Source: an optimization exercise on an open RTL-to-GDS flow (aim: small area and a short achievable clock period). Production flows keep margins and buffers that such runs may drop.
In this exercise RTL edits were held to simulation tests only and were not proved equivalent to the original.
Some runs may be left out. An edit can pass the tests and still lose a function that they never use.
No run shown here takes its clock network from TritonCTS; it comes from the design's own scripts or RTL.
The clock port is modelled as an ideal driver, which makes a skipped or thinned clock tree look cheaper than it is; a real chip needs a root buffer or a tree.

## flow/design.v in outline (module list and top-level ports)
// module mul: 8691 lines
// module mul_fa: 4 lines
// module mul_ha: 4 lines
module mul(clk,
	   reset,
	   is_signed,
	   is_high,
	   go,
	   is_mulw,
	   src_A,
	   src_B,
	   rob_ptr_in,
	   prf_ptr_in,
	   y,
	   complete,
	   rob_ptr_out,
	   prf_ptr_val_out,
	   prf_ptr_out);
  // ...
==> flow/flow/run.sh <==
#!/bin/bash
# The standard layout (standard.sh) with changes made only through ORFS's own hooks and
# variables, on the same SDC (the design's clock period and I/O delays):
#  - the clock tree is a two-level buffer tree (flow/mycts.tcl, as PRE_CTS_TCL)
#    instead of TritonCTS's deeper one; before it is built, the flip-flops that drive
#    output ports are moved next to their port buffers;
#  - the timing-repair margin follows the output-path floor (flow/margin.tcl), so repair
#    works on every path slower than the paths to the outputs;
#  - after ORFS's antenna repair, timing is repaired once more (flow/grt_post.tcl);
#  - the port buffers start as buf_2 (BUFFER_PORTS_ARGS) rather than the delay cell that
#    buffer_ports picks by default; timing repair sizes them as it does any cell.
# Each ORFS step writes its own log under orfs/logs; make's output goes to flow_make.log.
set -euo pipefail
export BUFFER_PORTS_ARGS="-buffer_cell sky130_fd_sc_hd__buf_2"
F=$PWD/flow
EXTRA="SETUP_SLACK_MARGIN=$(cat $F/setup_margin) TNS_END_PERCENT=100"
EXTRA="$EXTRA PRE_CTS_TCL=$F/mycts.tcl"
EXTRA="$EXTRA PRE_GLOBAL_ROUTE_TCL=$F/grt_hook.tcl POST_GLOBAL_ROUTE_TCL=$F/grt_post.tcl"
sed -e "s|SETUP_SLACK_MARGIN=[-0-9.]*|$EXTRA|" standard.sh > standard_mine.sh
bash standard_mine.sh finish > flow_make.log 2>&1
==> flow/flow/grt_hook.tcl <==
# PRE_GLOBAL_ROUTE_TCL: set the repair margin from the output-path floor (see margin.tcl)
source [file join [file dirname [info script]] margin.tcl]
set_propagated_clock [all_clocks]
estimate_parasitics -placement
set_floor_margin
==> flow/flow/grt_post.tcl <==
# POST_GLOBAL_ROUTE_TCL: ORFS repairs antennas after its last timing repair, and the diodes
# it adds slow some nets. Repair timing once more against the same floor (margin.tcl), then
# route the changed nets again and rewrite the route guides for the detailed router.
source [file join [file dirname [info script]] margin.tcl]
log_cmd estimate_parasitics -global_routing
set_floor_margin
repair_timing_helper
log_cmd global_route -start_incremental
log_cmd detailed_placement
log_cmd global_route -end_incremental
check_placement -verbose
check_antennas -report_file $::env(REPORTS_DIR)/grt_antennas_post.log
log_cmd estimate_parasitics -global_routing
write_guides $::env(RESULTS_DIR)/route.guide
==> flow/flow/margin.tcl <==
proc set_floor_margin { } {
  set lat 0.0
  foreach p [get_pins -of_objects [all_registers] -filter "name==CLK"] {
    set a [get_property $p arrival_max_rise]
    if { $a > $lat } { set lat $a }
  }
  set period [get_property [lindex [all_clocks] 0] period]
  set m [format "%.3f" [expr { $period - ($lat + 0.2 * $period + 0.30) }]]
  set ::env(SETUP_SLACK_MARGIN) $m
  puts "margin.tcl: clock latency $lat, setup repair margin $m"
}
==> flow/flow/mycts.tcl <==
# Two-level clock tree (buf_16 roots, clkbuf_16 leaves), built in place of TritonCTS's.
# The flip-flops are split into equal clusters of at most CTS_LEAF_SIZE by recursive
# bisection of their placement; a clkbuf_16 at each cluster's centre drives its flip-flops. The leaf
# buffers are split into CTS_ROOTS groups the same way; a buf_16 at each group's centre
# drives the group's leaf buffers, and the clock port drives the CTS_ROOTS root buffers.
# Every flip-flop sees the same two buffers, so no register's clock is moved on purpose.
# It is sourced as PRE_CTS_TCL and takes the place of clock_tree_synthesis in ORFS's cts.tcl.

source [file join [file dirname [info script]] margin.tcl]

proc mycts_split { idx pts k } {
  # recursive bisection of the points idx (indices into pts) into k groups of equal size,
  # each cut across the longer side of the group's bounding box; returns a list of groups
  if { $k <= 1 } {
    return [list $idx]
  }
  set xs {}
  set ys {}
  foreach i $idx {
    lappend xs [lindex $pts $i 0]
    lappend ys [lindex $pts $i 1]
  }
  set xs [lsort -real $xs]
  set ys [lsort -real $ys]
  set axis [expr { ([lindex $xs end] - [lindex $xs 0]) >= ([lindex $ys end] - [lindex $ys 0]) ? 0 : 1 }]
  set keyed {}
  foreach i $idx {
    lappend keyed [list [lindex $pts $i $axis] $i]
  }
  set keyed [lsort -real -index 0 $keyed]
  set k1 [expr { $k / 2 }]
  set n1 [expr { int(round(double([llength $idx]) * $k1 / $k)) }]
  set a {}
  set b {}
  set c 0
  foreach e $keyed {
    if { $c < $n1 } { lappend a [lindex $e 1] } else { lappend b [lindex $e 1] }
    incr c
  }
  return [concat [mycts_split $a $pts $k1] [mycts_split $b $pts [expr { $k - $k1 }]]]
}

proc mycts_centre { grp pts } {
  set sx 0.0
  set sy 0.0
  foreach i $grp {
    set sx [expr { $sx + [lindex $pts $i 0] }]
    set sy [expr { $sy + [lindex $pts $i 1] }]
  }
  set n [llength $grp]
  return [list [expr { int($sx / $n) }] [expr { int($sy / $n) }]]
}

proc mycts_build { } {
  set leaf_size 14
  set nroots 4
  set bufname sky130_fd_sc_hd__clkbuf_16
  set rootname sky130_fd_sc_hd__buf_16
  set block [ord::get_db_block]
  set db [ord::get_db]
  set master [$db findMaster $bufname]
  set clk_port [$block findBTerm clk]
  set clk [$clk_port getNet]
  set sinks {}
  set pts {}
  foreach it [$clk getITerms] {
    set inst [$it getInst]
    set bb [$inst getBBox]
    lappend sinks $it
    lappend pts [list [expr { ([$bb xMin] + [$bb xMax]) / 2.0 }] [expr { ([$bb yMin] + [$bb yMax]) / 2.0 }]]
  }
  set n [llength $sinks]
  set k [expr { max(1, int(ceil(double($n) / $leaf_size))) }]
  puts "mycts: $n clock sinks, $k leaf buffers, $nroots root buffers"
  set all {}
  for { set i 0 } { $i < $n } { incr i } { lappend all $i }
  set groups [mycts_split $all $pts $k]
  # leaf buffers
  set leaves {}
  set lpts {}
  set cnt {}
  set j 0
  foreach grp $groups {
    set b [odb::dbInst_create $block $master "mycts_leaf_$j"]
    lassign [mycts_centre $grp $pts] x y
    $b setLocation $x $y
    $b setPlacementStatus PLACED
    set net [odb::dbNet_create $block "mycts_leafnet_$j"]
    $net setSigType CLOCK
    [$b findITerm X] connect $net
    foreach i $grp {
      set it [lindex $sinks $i]
      $it disconnect
      $it connect $net
    }
    lappend leaves $b
    lappend lpts [list $x $y]
    lappend cnt [llength $grp]
    incr j
  }
  puts "mycts: flip-flops per leaf buffer: [lsort -integer $cnt]"
  # root buffers
  set nroots [expr { min($nroots, $k) }]
  set lall {}
  for { set i 0 } { $i < $k } { incr i } { lappend lall $i }
  set r 0
  foreach grp [mycts_split $lall $lpts $nroots] {
    set b [odb::dbInst_create $block [$db findMaster $rootname] "mycts_root_$r"]
    lassign [mycts_centre $grp $lpts] x y
    $b setLocation $x $y
    $b setPlacementStatus PLACED
    set net [odb::dbNet_create $block "mycts_rootnet_$r"]
    $net setSigType CLOCK
    [$b findITerm X] connect $net
    [$b findITerm A] connect $clk
    foreach i $grp {
      [[lindex $leaves $i] findITerm A] connect $net
    }
    incr r
  }
  $clk setSigType CLOCK
}

# Each flip-flop that drives an output port's buffer is moved next to that buffer (the
# detailed placement that follows in cts.tcl legalizes it), so that the register-to-port
# path is not slowed by a long wire from wherever global placement left the flip-flop.
proc mycts_move_output_flops { } {
  set block [ord::get_db_block]
  set n 0
  foreach bt [$block getBTerms] {
    if { [$bt getIoType] != "OUTPUT" } { continue }
    set net [$bt getNet]
    foreach it [$net getITerms] {
      if { ![$it isOutputSignal] } { continue }
      set buf [$it getInst]
      set a [$buf findITerm A]
      if { $a == "NULL" } { continue }
      set in [$a getNet]
      if { $in == "NULL" } { continue }
      foreach it2 [$in getITerms] {
        if { ![$it2 isOutputSignal] } { continue }
        set ff [$it2 getInst]
        if { ![string match "*dfxtp*" [[$ff getMaster] getName]] } { continue }
        set bb [$buf getBBox]
        $ff setLocation [$bb xMin] [$bb yMin]
        incr n
      }
    }
  }
  puts "mycts: moved $n output flip-flops next to their port buffers"
}

rename clock_tree_synthesis tritoncts_clock_tree_synthesis
proc clock_tree_synthesis { args } {
  mycts_move_output_flops
  log_cmd detailed_placement
  mycts_build
  set_propagated_clock [all_clocks]
  estimate_parasitics -placement
  set_floor_margin
}
==> flow/flow/setup_margin <==
8.5
==> flow/standard.sh <==
#!/bin/bash
# synth_recipe.tcl (not shown) runs the flow's synth.tcl, then flattens the netlist and writes it again
# the make line also repeats each setting of config.mk as NAME=value (left out here)
make -C /OpenROAD-flow-scripts/flow DESIGN_CONFIG=/design/flow/config.mk WORK_HOME=/design/flow/orfs CLKGATE_MAP_FILE= SYNTH_SCRIPT=/design/flow/synth_recipe.tcl "${@:-finish}"
==> flow/config.mk <==
export PLATFORM = sky130hd
export DESIGN_NAME = mul
export DESIGN_NICKNAME = mul
export VERILOG_FILES = /design/flow/design.v
export SDC_FILE = /design/flow/constraint.sdc
export NUM_CORES = 4
export LEC_CHECK = 0
export ABC_AREA = 1
export CAP_MARGIN = 20
export CORE_MARGIN = 2
export CORE_UTILIZATION = 55
export SETUP_SLACK_MARGIN = 0.4
export SLEW_MARGIN = 20
export SYNTH_HIERARCHICAL = 1
export SYNTH_MINIMUM_KEEP_SIZE = 0
==> flow/constraint.sdc <==
create_clock -name core_clock -period 12.0 [get_ports {clk}]
set_input_delay 2.4000 -clock core_clock [delete_from_list [all_inputs] [get_ports {clk}]]
set_output_delay 2.4000 -clock core_clock [all_outputs]
set_load 0.01 [all_outputs]
### The metal 2 layer, run 1

(1 px per um) Cells faint in the background.
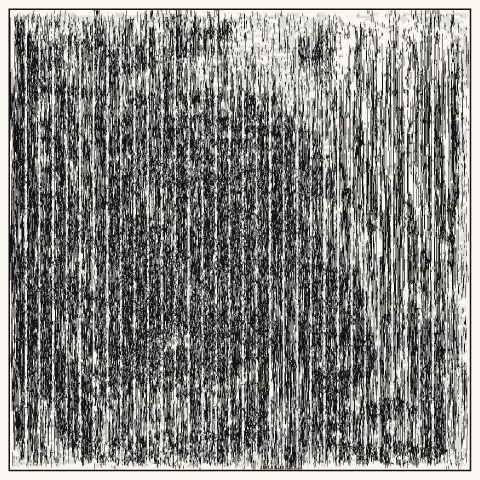
- share of all routed wire: 39%
- main direction: vertical
- nets with wire on the layer: 11127
- wire length on this layer: 224 mm

### Signal wires on met4, run 1

(1 px per um) Supply wires on this layer in gray.
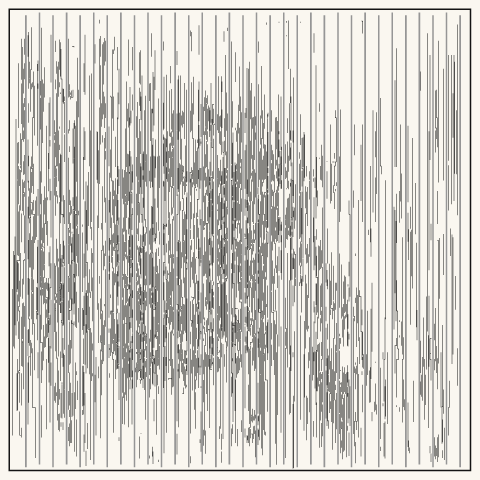
- share of all routed wire: 11%
- wire length on this layer: 61.9 mm

### Signal wires on met1, run 1

(1 px per um) Supply wires on this layer in gray.
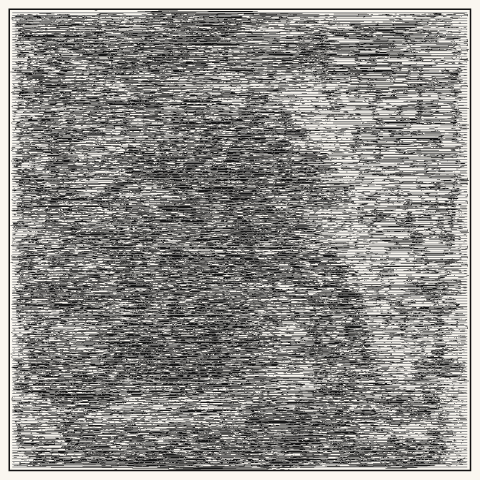
- share of all routed wire: 32%
- wire length on this layer: 187 mm
- nets with wire on the layer: 12085
- longest straight run: 121 um

### Clock nets, run 1

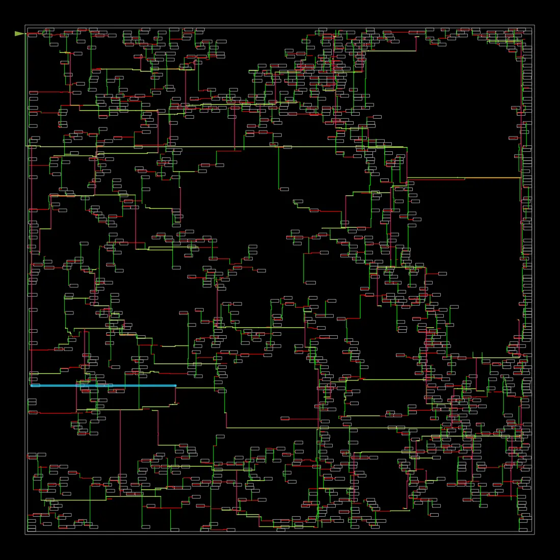
layout sequential cell count: 1278
Worst-Skew Late Latency: 0.74 ns
Worst Skew: 0.145 ns

==> metrics.md, run 1 <==
| Metric | Value |
|---|---|
| Mapped Nets | `13500` |
| R2R Setup Slk | `8.48 ns` |
| Final min period | `3.52 ns` |
| Netlist cell types | `41` |
| Crit path kind | `reg -> reg` |
| Non-filler instance count after layout | `13600` |
| Post_cts resized | `464` |
| Post-synth ARST share | `0%` |
| Measured slew at the worst slew-check pin | `1.39 ns` |
| Setup WS post-layout | `8.48 ns` |
| Final Cell Area | `123000 sq um` |
| Residual DRC | `0` |
| Layout overhead on the synthesized area | `7.59%` |
| Rows | `167` |
| Synth Cell Area | `114000 sq um` |
| Drt initial violations | `18400` |
| Status | `finished clean` |
| Finished Core Util | `59.5%` |
| # Max-Cap Violations | `0` |
| I/O Pins | `224` |
| Drt first pass iters | `17` |
| Fin nets | `13000` |
| Synth Instances | `11200` |
| Most used DFF post-synth | `dfxtp_1` |
| Yosys warnings | `9` |
| WP data arrival | `4.03 ns` |
| Die X | `460 um` |
| Inst Count DP | `13200` |
| DPL Wire Length | `360 mm` |
| Mean post-synth cell area | `10.2 sq um` |
| DIE AREA | `211000 sq um` |
| Post-Route WL | `580 mm` |
| Initial antenna violation count | `87` |
| Req. time, crit path | `12.51 ns` |
| Sequential-to-total area share from yosys stat | `22.4%` |
| Total number of vias | `102000` |
| Max reg flops | `65` |
| Fillers | `17400` |
| Reg2reg path depth | `5` |
| Final worst path period share | `29.3%` |
| Final setup viols | `0` |
| Worst setup SP type | `flip-flop` |
| TNS Setup | `0 ns` |
| Vias in the first global route | `104000` |
| DR WL/cell | `42.6 um` |
| Final hold violations | `0` |
| Highest clock rate | `284 MHz` |
| Share of post-route cells with drive strength above 1 | `8.96%` |
| Hold_buf cts | `0` |
| Global-route wire length before repair | `792 mm` |
| Die Ht | `460 um` |
| Placer Congestion | `1.05` |
| WHS Path Cells | `0` |
| Initial core utilization | `55.3%` |
| Dpl ws | `7.70 ns` |
| HP Class | `reg -> reg` |
| GRT Resource Usage Total | `53.8%` |
| Largest net degree at the start of global routing | `65` |
| Setup crit end kind | `flip-flop` |
| Yosys reg bits | `1278` |
| Final ANT Viol Nets | `0` |
| Core region area | `207000 sq um` |
| Worst hold margin | `0.326 ns` |
| Grt ovf | `0` |
| PortBufs | `223` |
| Clk slew on worst S/H paths | `0.07 ns` |
| Vias per Instance | `7.47` |
| Max Slew Vio Count | `0` |
| Post-synth EDFFs | `0` |
| Worst-path fanout max | `30` |
| Placed cell areas | `116000 sq um` |
| Worst slew margin | `6.45%` |
| Post-CTS Setup Inserts | `32` |
==> run 1: layout make-up <==
| cell class | instances | area (sq um) | area share [%] |
|---|---|---|---|
| sequential | 1278 | 25800 | 21.0 |
| timing repair inverter | 2 | 17.5 | 0.0143 |
| antenna | 229 | 573 | 0.466 |
| timing repair buffer | 475 | 5480 | 4.46 |
| buffer | 96 | 2410 | 1.96 |
| multi-input combinational | 8237 | 82500 | 67.1 |
| tap | 2704 | 3380 | 2.75 |
| inverter | 587 | 2740 | 2.23 |
==> run 1: worst max-delay path, cell delays in order (launching register included) <==
cell	delay, ns
dfxtp_4	0.70
buf_4	0.75
xor2_1	0.26
fa_1	0.47
fa_1	0.67
fa_1	0.47
==> run 1: cell families (layout without fill, tap and decap cells) <==
family,Yosys count,count (layout),share of synthesized area [%]
simple gates,1522,1524,5.33
xor+xnor,2202,2202,16.9
mux,30,30,0.296
fa+ha+maj,2200,2200,37.0
other cells,0,229,0
flops,1278,1278,22.4
compound gates,2281,2281,12.4
buf+inv,1673,1160,5.68
==> run 1: layout by cell type, fill, tap and decap left out, types with 31 or more instances in the layout <==
cell,n
xor2_1,2164
o22ai_1,2048
fa_1,1956
dfxtp_1,1186
nand2_1,1068
inv_1,451
nor2_1,231
diode_2,229
ha_1,216
buf_2,168
nand3_1,129
a21oi_1,106
buf_12,101
clkbuf_16,95
buf_6,92
buf_8,76
o21ai_0,61
inv_6,57
dfxtp_2,57
inv_4,45
dfxtp_4,35
xnor2_1,31
==> run 1: synth_stat cells, drive strengths merged (32+ instances only) <==
cell / count / area (sq um)
nand3: 133 / 688
fa: 1962 / 39300
buf: 245 / 1130
o21bai: 32 / 312
xnor2: 32 / 280
inv: 586 / 2200
o21ai: 76 / 380
o22ai: 2048 / 12800
ha: 238 / 2980
dfxtp: 1278 / 25600
clkbuf: 841 / 3160
a21oi: 112 / 561
nor2: 263 / 1040
nand2: 1084 / 4100
xor2: 2170 / 19000
==> run 1: metal layers <==
| metal | share of wire (%) | global-route usage, % | vias up |
|---|---|---|---|
| met5 | 0.48 | 13.2 | - |
| met3 | 18 | 32.0 | 4272 |
| met1 | 32 | 60.7 | 49400 |
| met2 | 39 | 72.5 | 11700 |
| met4 | 11 | 40.4 | 89 |
| li1 | - | - | 36200 |
### Path with the least slack, run 1

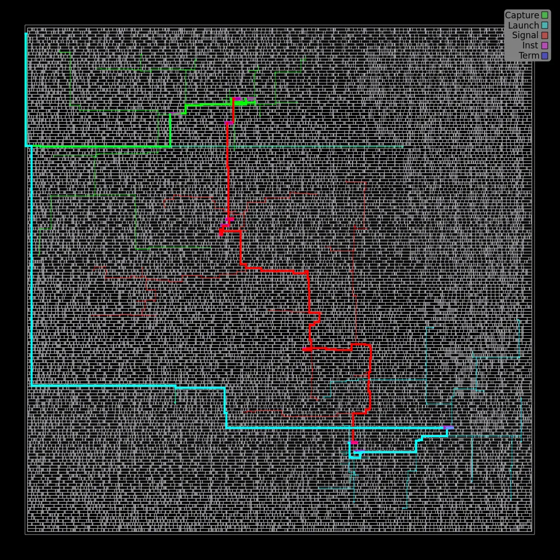

==> run 1 -> run 2 <==
--- a/flow/flow/margin.tcl
+++ b/flow/flow/margin.tcl
@@ -5,7 +5,7 @@
     if { $a > $lat } { set lat $a }
   }
   set period [get_property [lindex [all_clocks] 0] period]
-  set m [format "%.3f" [expr { $period - ($lat + 0.2 * $period + 0.30) }]]
+  set m [format "%.3f" [expr { $period - ($lat + 0.2 * $period + 0.36) }]]
   set ::env(SETUP_SLACK_MARGIN) $m
   puts "margin.tcl: clock latency $lat, setup repair margin $m"
 }
### Path with the least slack, run 2

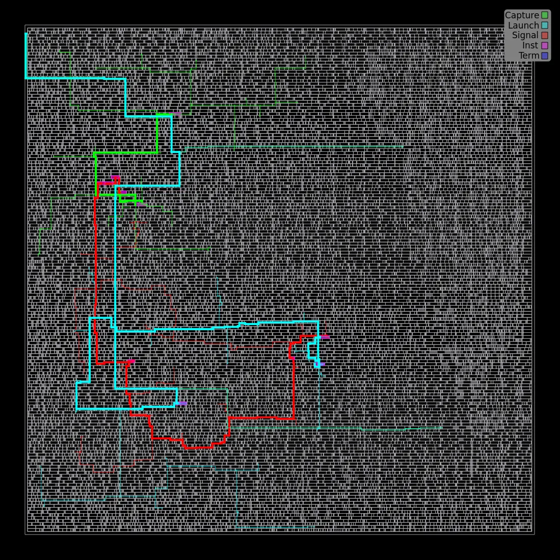
Final min period: 3.65 ns
non-filler instance count after layout: 13600
Setup WS post-layout: 8.35 ns
Finished Core Util: 59.2%

### Signal wires on met1, run 2

(1 px per um) Supply wires on this layer in gray.
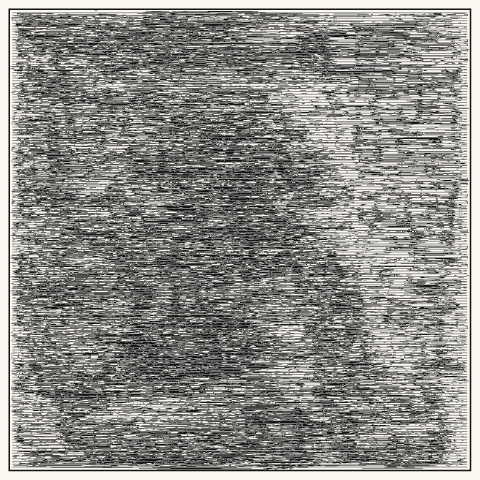
- main direction: horizontal
- longest straight run: 120 um

==> metrics.md, run 2 <==
| Metric | Value |
|---|---|
| Hold_buf cts | `0` |
| # Max-Cap Violations | `0` |
| Highest clock rate | `274 MHz` |
| Reg2reg path depth | `5` |
| Final worst path period share | `30.4%` |
| Slowest CP cell | `dfxtp_4` |
| Commonest non-fill, non-tap cell in the layout | `xor2_1` |
| Area leader, netlist | `fa_1` |
| Clk slew on worst S/H paths | `0.08 ns` |
| Measured slew at the worst slew-check pin | `1.16 ns` |
| Mapped Nets | `13500` |
| Synth area leaders | `fa_1 34%, dfxtp_1 22%, xor2_1 17%, o22ai_1 11%, nand2_1 3.5%` |
| Top Metal Used | `met5` |
| Slowest stage delay, CP | `0.73 ns` |
| Setup crit end kind | `flip-flop` |
| Total number of vias | `102000` |
| Drt first pass iters | `15` |
| Commonest cells post-synth | `2170 x xor2_1, 2048 x o22ai_1, 1962 x fa_1` |
| Yosys warnings | `9` |
| Placer Congestion | `1.05` |
| Global-route wire length before repair | `790 mm` |
| Residual DRC | `0` |
| Die Ht | `460 um` |
| Worst Skew | `0.119 ns` |
| Dpl ws | `7.70 ns` |
| R2R Setup Slk | `8.35 ns` |
| Crit path kind | `reg -> reg` |
| Initial antenna violation count | `87` |
| Netlist cell types | `41` |
| Rows | `167` |
| Area share of the largest cell type after synthesis | `34.4%` |
| Worst slew margin | `22.3%` |
| Met2 WL | `224 mm` |
| HP Class | `reg -> reg` |
| DPL Wire Length | `360 mm` |
| Fin nets | `13000` |
| Worst-path fanout max | `22` |
| Core region area | `207000 sq um` |
| WP data arrival | `4.16 ns` |
| Blocking Checks | `antenna violations` |
| DR WL/cell | `42.7 um` |
| Yosys reg bits | `1278` |
| Synth Cell Area | `114000 sq um` |
| Fillers | `17400` |
| Synth Instances | `11200` |
| Mean post-synth cell area | `10.2 sq um` |
| Final ANT Viol Nets | `1` |
| Max reg flops | `65` |
| Final setup viols | `0` |
| Vias in the first global route | `103000` |
| Largest net degree at the start of global routing | `67` |
| I/O Pins | `224` |
| DIE AREA | `211000 sq um` |
| Post-synth ARST share | `0%` |
| Share of post-route cells with drive strength above 1 | `8.76%` |
| WHS Path Cells | `0` |
| Sequential-to-total area share from yosys stat | `22.4%` |
| Met3 Wirelength | `105 mm` |
| Layout overhead on the synthesized area | `7.15%` |
| Most frequent cell after synthesis | `xor2_1` |
| Post-synth EDFFs | `0` |
| CP most frequent cell | `fa_1` |
| Worst-Skew Late Latency | `0.71 ns` |
| Most used DFF post-synth | `dfxtp_1` |
| Status | `failed layout checks` |
| Most frequent cells in the layout | `2165 x xor2_1, 2047 x o22ai_1, 1959 x fa_1` |
| Drt initial violations | `18000` |
| CP Cell Sequence | `buf_4 > xor2_2 > fa_1 > fa_1 > fa_1` |
| PortBufs | `223` |
[run 2: cells by family (layout without fill, tap and decap cells)]
logic type / after synthesis / in the layout / synth area share, %
compound gates: 2281 / 2281 / 12.4
xor+xnor: 2202 / 2202 / 16.9
fa+ha+maj: 2200 / 2200 / 37.0
buf+inv: 1673 / 1153 / 5.68
flops: 1278 / 1278 / 22.4
mux: 30 / 30 / 0.296
other cells: 0 / 188 / 0
simple gates: 1522 / 1524 / 5.33
[run 2: routing by layer]
| metal | vias up | global-route usage [%] |
|---|---|---|
| met5 | - | 9.80 |
| met4 | 96 | 39.7 |
| met3 | 4373 | 31.8 |
| met2 | 11600 | 72.4 |
| met1 | 49500 | 60.8 |
| li1 | 36200 | - |
[run 2: cell type report]
cell class	count	area, sq um	share of cell area (%)
antenna	188	470	0.384
buffer	96	2410	1.97
inverter	587	2640	2.16
multi-input combinational	8237	82500	67.4
sequential	1278	25800	21.1
tap	2704	3380	2.76
timing repair buffer	469	5220	4.26
timing repair inverter	1	8.76	0.00716
[run 2: through the flow]
step | instance area, sq um | instances | util (%) | hold WS, ns
floorplan | 114000 | 11200 | - | 0.310
global placement | 116000 | 13200 | 56.2 | 0.310
detailed placement | 116000 | 13200 | 56.2 | 0.312
CTS | 120000 | 13400 | 58.3 | 0.328
finish | 122000 | 13600 | 59.2 | 0.326
[run 2: worst max-delay path: cells and delay by family (launching register included)]
| kind | cells | cell delay [ns] |
|---|---|---|
| adder cells (fa/ha/maj) | 3 | 1.46 |
| flip-flops | 1 | 0.73 |
| buffers and inverters | 1 | 0.63 |
| XOR/XNOR | 1 | 0.56 |
### The metal 2 layer, run 2

(1 px per um) Cells faint in the background.
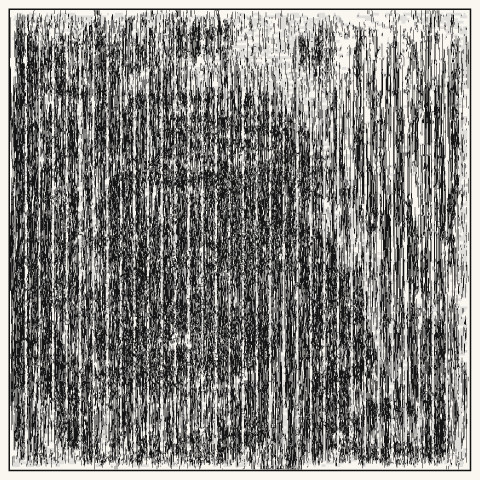

## Run 3: large edit since run 2, in outline
flow/design.v: 8699 -> 8700 lines; modules unchanged: 2
  mul: edited, 8691 -> 8692 lines
--- a/flow/flow/margin.tcl
+++ b/flow/flow/margin.tcl
@@ -6,5 +6,5 @@
   }
   set period [get_property [lindex [all_clocks] 0] period]
-  set m [format "%.3f" [expr { $period - ($lat + 0.2 * $period + 0.36) }]]
+  set m [format "%.3f" [expr { $period - ($lat + 0.2 * $period + 0.30) }]]
   set ::env(SETUP_SLACK_MARGIN) $m
   puts "margin.tcl: clock latency $lat, setup repair margin $m"
### The metal 2 layer, run 3

(1 px per um) Cells faint in the background.
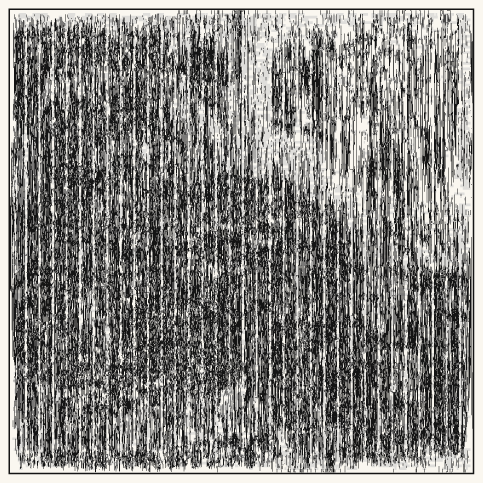
- longest straight run: 178 um
- wire length on this layer: 225 mm

### Cell classes on the final placement, run 3

(1 px per um) Fill, decap, tap and diode cells in gray.
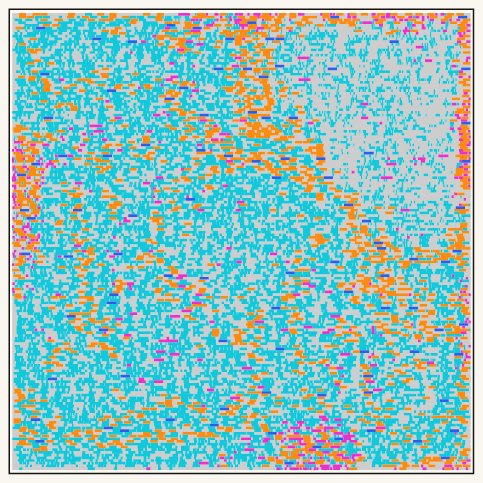
- blue: clock drivers (cells 100; share of their area 2.1%)
- orange: sequential cells (cells 1343; share of their area 22%)
- cyan: combinational and other logic (cells 8904; share of their area 71%)
- magenta: remaining buffers and delay cells (cells 538; share of their area 4.8%)

==> metrics.md, run 3 <==
| Metric | Value |
|---|---|
| Highest clock rate | `281 MHz` |
| Netlist cell types | `39` |
| Reg2reg path depth | `5` |
| DR WL/cell | `43.4 um` |
| Vias in the first global route | `104000` |
| Area leader, netlist | `fa_1` |
| WP data arrival | `4.07 ns` |
| Placer Congestion | `1.01` |
| Worst-path fanout max | `31` |
| Initial antenna violation count | `65` |
| Sequential-to-total area share from yosys stat | `23.2%` |
| Worst-Skew Late Latency | `0.67 ns` |
| Final hold violations | `0` |
| # Max-Cap Violations | `0` |
| Setup WS post-layout | `8.45 ns` |
| Max Slew Vio Count | `0` |
| Critical path buffer and inverter count | `0` |
| Synth Instances | `11300` |
| Global-route wire length before repair | `811 mm` |
| Yosys warnings | `9` |
| I/O Pins | `224` |
| Worst hold margin | `0.300 ns` |
| Largest net degree at the start of global routing | `65` |
| Drt initial violations | `18100` |
| Commonest non-fill, non-tap cell in the layout | `xor2_1` |
| Vias per Instance | `7.47` |
| Worst setup SP type | `flip-flop` |
| Clk slew on worst S/H paths | `0.10 ns` |
| Initial core utilization | `55.3%` |
| Worst slew margin | `9.83%` |
| Mapped Nets | `13700` |
| TNS Setup | `0 ns` |
| Post-synth EDFFs | `0` |
| Worst Skew | `0.0761 ns` |
| Slowest stage delay, CP | `1.22 ns` |
| CP most frequent cell | `fa_1` |
| Crit path kind | `reg -> reg` |
| PortBufs | `223` |
| Commonest cells post-synth | `2169 x xor2_1, 2048 x o22ai_1, 1962 x fa_1` |
| Share of post-route cells with drive strength above 1 | `10.6%` |
| Mean post-synth cell area | `10.2 sq um` |
| DIE AREA | `214000 sq um` |
| DPL Wire Length | `362 mm` |
| Die X | `463 um` |
| Post-synth ARST share | `0%` |
| Total number of vias | `103000` |
| GRT Resource Usage Total | `54.1%` |
| Status | `finished clean` |
| Core region area | `209000 sq um` |
| Drt first pass iters | `14` |
| Final worst path period share | `29.6%` |
| Req. time, crit path | `12.51 ns` |
| Final min period | `3.55 ns` |
| HP Class | `reg -> reg` |
| Synth Cell Area | `116000 sq um` |
| CP Cell Sequence | `o22ai_1 > xor2_1 > fa_1 > fa_1 > fa_1` |
| Post-CTS Setup Inserts | `48` |
| Residual DRC | `0` |
| Most frequent cell after synthesis | `xor2_1` |
| Yosys reg bits | `1343` |
| Hold_buf cts | `0` |
| Rows | `168` |
| Slowest CP cell | `dfxtp_2` |
| Worst path depth | `5` |
| Post_cts resized | `412` |
| Final setup viols | `0` |
| Fin nets | `13200` |
| Area share of the largest cell type after synthesis | `33.9%` |
| Dpl ws | `7.25 ns` |
-- run 3: cell types whose count changed after synthesis, sizes merged, moves of 4 or more --
cell,delta
clkinv,+65
dfxtp,+65
inv,+48
clkbuf,-46
buf,+44
nand2,-41
o21ai,+14
a21oi,+11
o21bai,-7
nand4,-4
-- run 3: logic make-up after synthesis --
group                      count (synthesis)  share of synthesized area, %
AOI/OAI and AO/OA                       2295                          12.3
xor gates and xnor gates                2201                          16.7
adders and majority gates               2200                          36.5
buffers and inverters                   1784                          5.97
DFF                                     1343                          23.2
muxes                                     30                         0.292
and+or+nand+nor                         1474                          5.07
-- run 3: through the flow --
| stage | cells | cell area, sq um | util (%) |
|---|---|---|---|
| floorplan | 11300 | 116000 | - |
| global placement | 13500 | 118000 | 56.3 |
| detailed placement | 13500 | 118000 | 56.4 |
| CTS | 13600 | 123000 | 58.7 |
| finish | 13800 | 125000 | 59.9 |
-- run 3: metal layers --
| layer | share of wire [%] | wire length (um) | GRT usage (%) | vias up |
|---|---|---|---|---|
| li1 | - | - | - | 36500 |
| met1 | 33 | 196000 | 62.7 | 50200 |
| met2 | 38 | 225000 | 71.4 | 12000 |
| met3 | 18 | 110000 | 32.7 | 4322 |
| met4 | 11 | 66100 | 41.0 | 75 |
| met5 | 0.25 | 1510 | 6.42 | - |
-- run 3: cell type report --
| type | count | area [sq um] |
|---|---|---|
| Buffer | 100 | 2510 |
| Antenna cell | 113 | 283 |
| Multi-Input combinational cell | 8201 | 83000 |
| Inverter | 700 | 2990 |
| Tap cell | 2805 | 3510 |
| Timing Repair inverter | 3 | 33.8 |
| Sequential cell | 1343 | 27200 |
| Timing Repair Buffer | 538 | 5840 |
| Fill cell | 17700 | 84000 |

-- port drivers added, routing unchanged --
Ports are ideal in the flow. The routed layouts listed here were re-timed in OpenROAD.
Step 1: set_driving_cell puts a clkbuf_16 on clk and a buf_2 on each other input, an assumption about the parent block.
Step 2 adds t to the input delays and takes it off the output delays; t is the mean of the earliest and latest rising clock arrival at the registers after step 1. Input paths then give back, and output paths get back, about the clock's delay inside the block.
a / b / c = no drivers / after step 1 / after step 2; a / b = the first two.
run | shift t [ns] | setup slack, ns | clock arrival spread, ns | worst register clock-pin slew, ns
run 1 | 0.913 | 8.480 / 8.279 / 8.481 | 0.148 / 0.150 | 0.10 / 0.10
run 2 | 0.894 | 8.348 / 8.286 / 8.352 | 0.122 / 0.122 | 0.10 / 0.10
run 3 | 0.859 | 8.446 / 8.278 / 8.446 | 0.087 / 0.087 | 0.10 / 0.10
